What follows belongs to an exercise in optimizing a design on an open flow for small area, a short achievable clock period and few clock cycles per item; a production flow would make more cautious choices. The RTL was checked by simulation tests, not by an equivalence proof against the original design. Power figures rest on the tool's default switching activity, not on a simulated workload.

==> flow/design.v <==
`default_nettype	none
module	slowmpy(i_clk, i_reset, i_stb, i_a_unsorted, i_b_unsorted, i_aux, o_busy,
		o_done, o_p, o_aux);
	parameter				LGN = 5;
	parameter			IA = 32,  
						IB = 32;
	parameter	[0:0]			OPT_SIGNED = 1'b1;
	input	wire				i_clk, i_reset;
	input	wire				i_stb;
	input	wire	signed	[(IA-1):0]	i_a_unsorted;
	input	wire	signed	[(IB-1):0]	i_b_unsorted;
	input	wire				i_aux;
	output	reg				o_busy, o_done;
	output	reg	signed	[(NA+NB-1):0]	o_p;
	output	reg				o_aux;
	localparam	NA = (IA > IB) ? IA : IB;	 
	localparam	NB = (IA > IB) ? IB : IA;
	wire	[NA-1:0]	i_a;
	wire	[NB-1:0]	i_b;
	generate if (IA > IB)
	begin
		assign	i_a = i_b_unsorted;
		assign	i_b = i_a_unsorted;
	end else begin
		assign	i_a = i_a_unsorted;
		assign	i_b = i_b_unsorted;
	end endgenerate
	reg	[LGN-1:0]	count;
	reg	[NA-1:0]	p_a;
	reg	[NB-1:0]	p_b;
	reg	[NA+NB-1:0]	partial;
	reg			aux;
	reg	almost_done;
	wire	pre_done;
	assign	pre_done = (count == 0);
	always @(posedge i_clk)
		almost_done <= (!i_reset)&&(o_busy)&&(pre_done);
	always @(posedge i_clk)
	if (i_reset)
	begin
		aux    <= 0;
		o_done <= 0;
		o_busy <= 0;
	end else if ((!o_busy)&&(i_stb))
	begin
		o_done <= 0;
		o_busy <= 1;
		aux    <= i_aux;
	end else if ((o_busy)&&(almost_done))
	begin
		o_done <= 1;
		o_busy <= 0;
	end else
		o_done <= 0;
	wire	[NA-1:0]	pwire;
	assign	pwire = (p_b[0] ? p_a : 0);
	always @(posedge i_clk)
	if (!o_busy)
	begin
		count <= NB[LGN-1:0]-1;
		partial <= 0;
		p_a <= i_a;
		p_b <= i_b;
	end else begin
		p_b <= (p_b >> 1);
		partial[NB-2:0] <= partial[NB-1:1];
		if ((OPT_SIGNED)&&(NA == NB)&&(pre_done))
			partial[NA+NB-1:NB-1] <= { 1'b0, partial[NA+NB-1:NB]} +
				{ 1'b0, pwire[NA-1], ~pwire[NA-2:0] };
		else if (OPT_SIGNED)
			partial[NA+NB-1:NB-1] <= {1'b0,partial[NA+NB-1:NB]} +
				{ 1'b0, !pwire[NA-1], pwire[NA-2:0] };
		else
			partial[NA+NB-1:NB-1] <= {1'b0, partial[NA+NB-1:NB]}
				+ ((p_b[0]) ? {1'b0,p_a} : 0);
		count <= count - 1;
	end
	wire	[NA+NB-1:0]	final_bit_fix;
	assign	final_bit_fix = (NA == NB)
			? {1'b1,{(NA-2){1'b0}},1'b1, {(NB){1'b0}}}
			: ({1'b1,{(NB-1){1'b0}}, 1'b1, {(NA-1){1'b0}}}
	+0); 
	always @(posedge i_clk)
	if (almost_done)
	begin
		if (OPT_SIGNED)
			o_p   <= partial + final_bit_fix;
		else
			o_p   <= partial;
		o_aux <= aux;
	end
endmodule
==> flow/run.sh <==
#!/bin/bash
# synth_recipe.tcl (not shown) runs the flow's synth.tcl, then flattens the netlist and writes it again
# the make line also repeats each setting of config.mk as NAME=value (left out here)
make -C /OpenROAD-flow-scripts/flow DESIGN_CONFIG=/design/flow/config.mk WORK_HOME=/design/flow/orfs CLKGATE_MAP_FILE= SYNTH_SCRIPT=/design/flow/synth_recipe.tcl finish
==> flow/config.mk <==
export PLATFORM = sky130hd
export DESIGN_NAME = slowmpy
export DESIGN_NICKNAME = slowmpy
export VERILOG_FILES = /design/flow/design.v
export SDC_FILE = /design/flow/constraint.sdc
export NUM_CORES = 4
export LEC_CHECK = 0
export CAP_MARGIN = 20
export CORE_MARGIN = 2
export CORE_UTILIZATION = 40
export SLEW_MARGIN = 20
==> flow/constraint.sdc <==
create_clock -name core_clock -period 4.0 [get_ports {i_clk}]
set_input_delay 0.8000 -clock core_clock [delete_from_list [all_inputs] [get_ports {i_clk}]]
set_output_delay 0.8000 -clock core_clock [all_outputs]
set_load 0.01 [all_outputs]
==> reports/metrics.yaml <==
synthesis:
  yosysMostFrequentCell: "dfxtp_1"
  synth_top_area_cell: "edfxtp_1"
  yosysWarnings: 1
  syn_area_per_cell_um2: 11.86
  seq_area_frac_synth_pct: 57.99
  async_flop_share_pct: 0
  synthFlopType: "dfxtp_1"
cts:
  cts.repair.resized: 0
  clock_tree.root_cell: "clkbuf_16"
  insertion_delay_ns: 0.51
  numClockSinks: 202
  htree_num_levels: 1
critical_path:
  reg2reg_slack_ns: 0.39
  path_buf_inv: 3
  path_class: "reg -> reg"
  endpoint_kind: "register"
  max_stage_delay_ns: 0.35
  critical_path_required_ns: 4.36
  setup.worst_path.end: "partial[59]$_SDFF_PN0_"
  critPathLaunch: "count[0]$_SDFF_PN1_"
  r2r_end: "partial[59]$_SDFF_PN0_"
  cp_cell_sequence: "inv_1 -> ha_1 -> nor4b_4 -> buf_4 -> buf_4 -> xnor2_1 -> ha_1 -> and3_1 -> nand2_1 -> a311oi_1 -> o22ai_2 -> o211ai_1 -> a41oi_1 -> xnor2_1 -> nor2_1"
sta:
  hold_viol: 0
  max_slew_margin_pct: 49.67
  whs_ns: 0.4221
  fin_skew_ns: 0.02189
  slew_viol_final: 0
hold_path:
  hp-start: "partial[14]$_SDFF_PN0_"
floorplanning:
  coreArea_mm2: 0.02109
drt:
  num_vias: 5741
  wirelength_um: 17630
  wl_per_cell_um: 15.16
  m1WireLength_um: 8188
cells_and_area:
  syn_to_final_growth_pct: 28.03
  final_cell_mix: "clkdlybuf4s50_1, dfxtp_1, edfxtp_1"
global_route:
  grt_use_met2_pct: 25.32
  use_met1_pct: 21.48
  grt_pass1_wl_um: 28230
run_status:
  status: "complete, no violations"
Testbench counts, summed over its fixed seeds: cycles 108,800, items 3,200.
-- sequential cells by signal, summed over array words and instances, names as in the netlist --
signal	count
p_b	32
o_busy	1
o_done	1
almost_done	1
count	5
partial	64
aux	1
o_aux	1
p_a	32
o_p	64
-- area by class of cell --
type	count	area [um^2]
clock inverters	9	86.33
well taps	275	344.1
inverters	15	56.30
repair buffers	142	1401
fillers	1839	10020
clock buffers	31	668.1
flip-flops and latches	202	5020
multi-input cells	489	3495
-- logic make-up (layout without fill, tap and decap cells) --
| kind of cell | count (synthesis) | count (layout) | share of synthesized area, % |
|---|---|---|---|
| DFF | 202 | 202 | 57.99 |
| buffers and inverters | 38 | 197 | 1.693 |
| xor gates and xnor gates | 83 | 83 | 8.407 |
| and+or+nand+nor | 230 | 230 | 13.44 |
| muxes | 35 | 35 | 4.500 |
| adders and majority gates | 39 | 39 | 5.730 |
| AOI/OAI and AO/OA | 102 | 102 | 8.233 |
-- power by group --
| group | switching, W | internal, W |
|---|---|---|
| registers | 0.0000802 | 0.00227 |
| logic | 0.000272 | 0.000265 |
| clock network | 0.000797 | 0.00124 |
==> images/worst_path.png <==
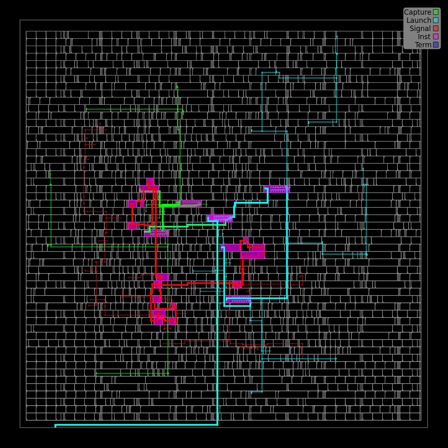
Final min period: 3.614 ns
Fin Setup TNS: 0 ns
Finished Layout Cells: 1,163

==> images/placement_by_type.png <==
Drawn at 4 px/um.
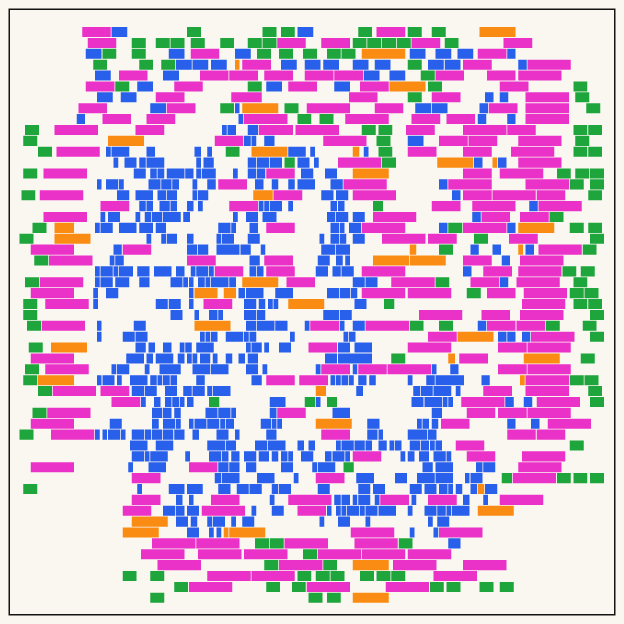
| color | class | cells | share of their area |
|---|---|---|---|
| green | remaining buffers and delay cells | 142 | 13% |
| orange | clock drivers and dummy loads | 40 | 7.0% |
| blue | combinational and other logic | 504 | 33% |
| magenta | sequential cells | 202 | 47% |

==> images/wires.png <==
Drawn at 2 px/um. Only two layers are drawn.
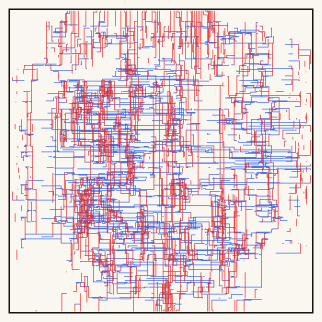
| color | layer | wire length |
|---|---|---|
| red | metal 2 | 8,160 um |
| blue | metal 1 | 8,190 um |

==> images/metal_density.png <==
Drawn at 2 px/um. 30 x 30 tiles, from black (low) to pale yellow (high), scaled to the fullest tile. Values are wire area over tile area, all layers added.
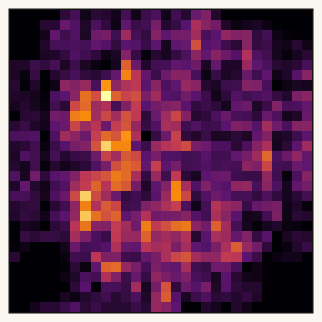
mean over tiles: 0.12
nearly empty tiles: 13%
tiles over half the peak: 9.2%
densest ninth of the die: center
fullest tile: 0.54

[what the ideal ports hide]
In the flow no input, the clock included, has a driving cell. The finished layout below was timed again as built, in two steps. Step 1, drivers: a clkbuf_16 drives i_clk and a buf_2 each remaining input, both assumed. Step 2 adds t to the input delays and takes it off the output delays; t is the mean of the earliest and latest rising clock arrival at the registers after step 1. Input paths then give back, and output paths get back, about the clock's delay inside the block. a / b / c = ideal / step 1 / step 2; a / b = the first two.
t (ns): 0.542
slack for setup (ns): 0.386 / 0.386 / 0.386
hold slack, ns: 0.422 / 0.422 / 0.422
After both steps setup and hold are still met in this run. The setup slack of this run moves by 0.000 ns with the drivers and by 0.000 ns with both steps.
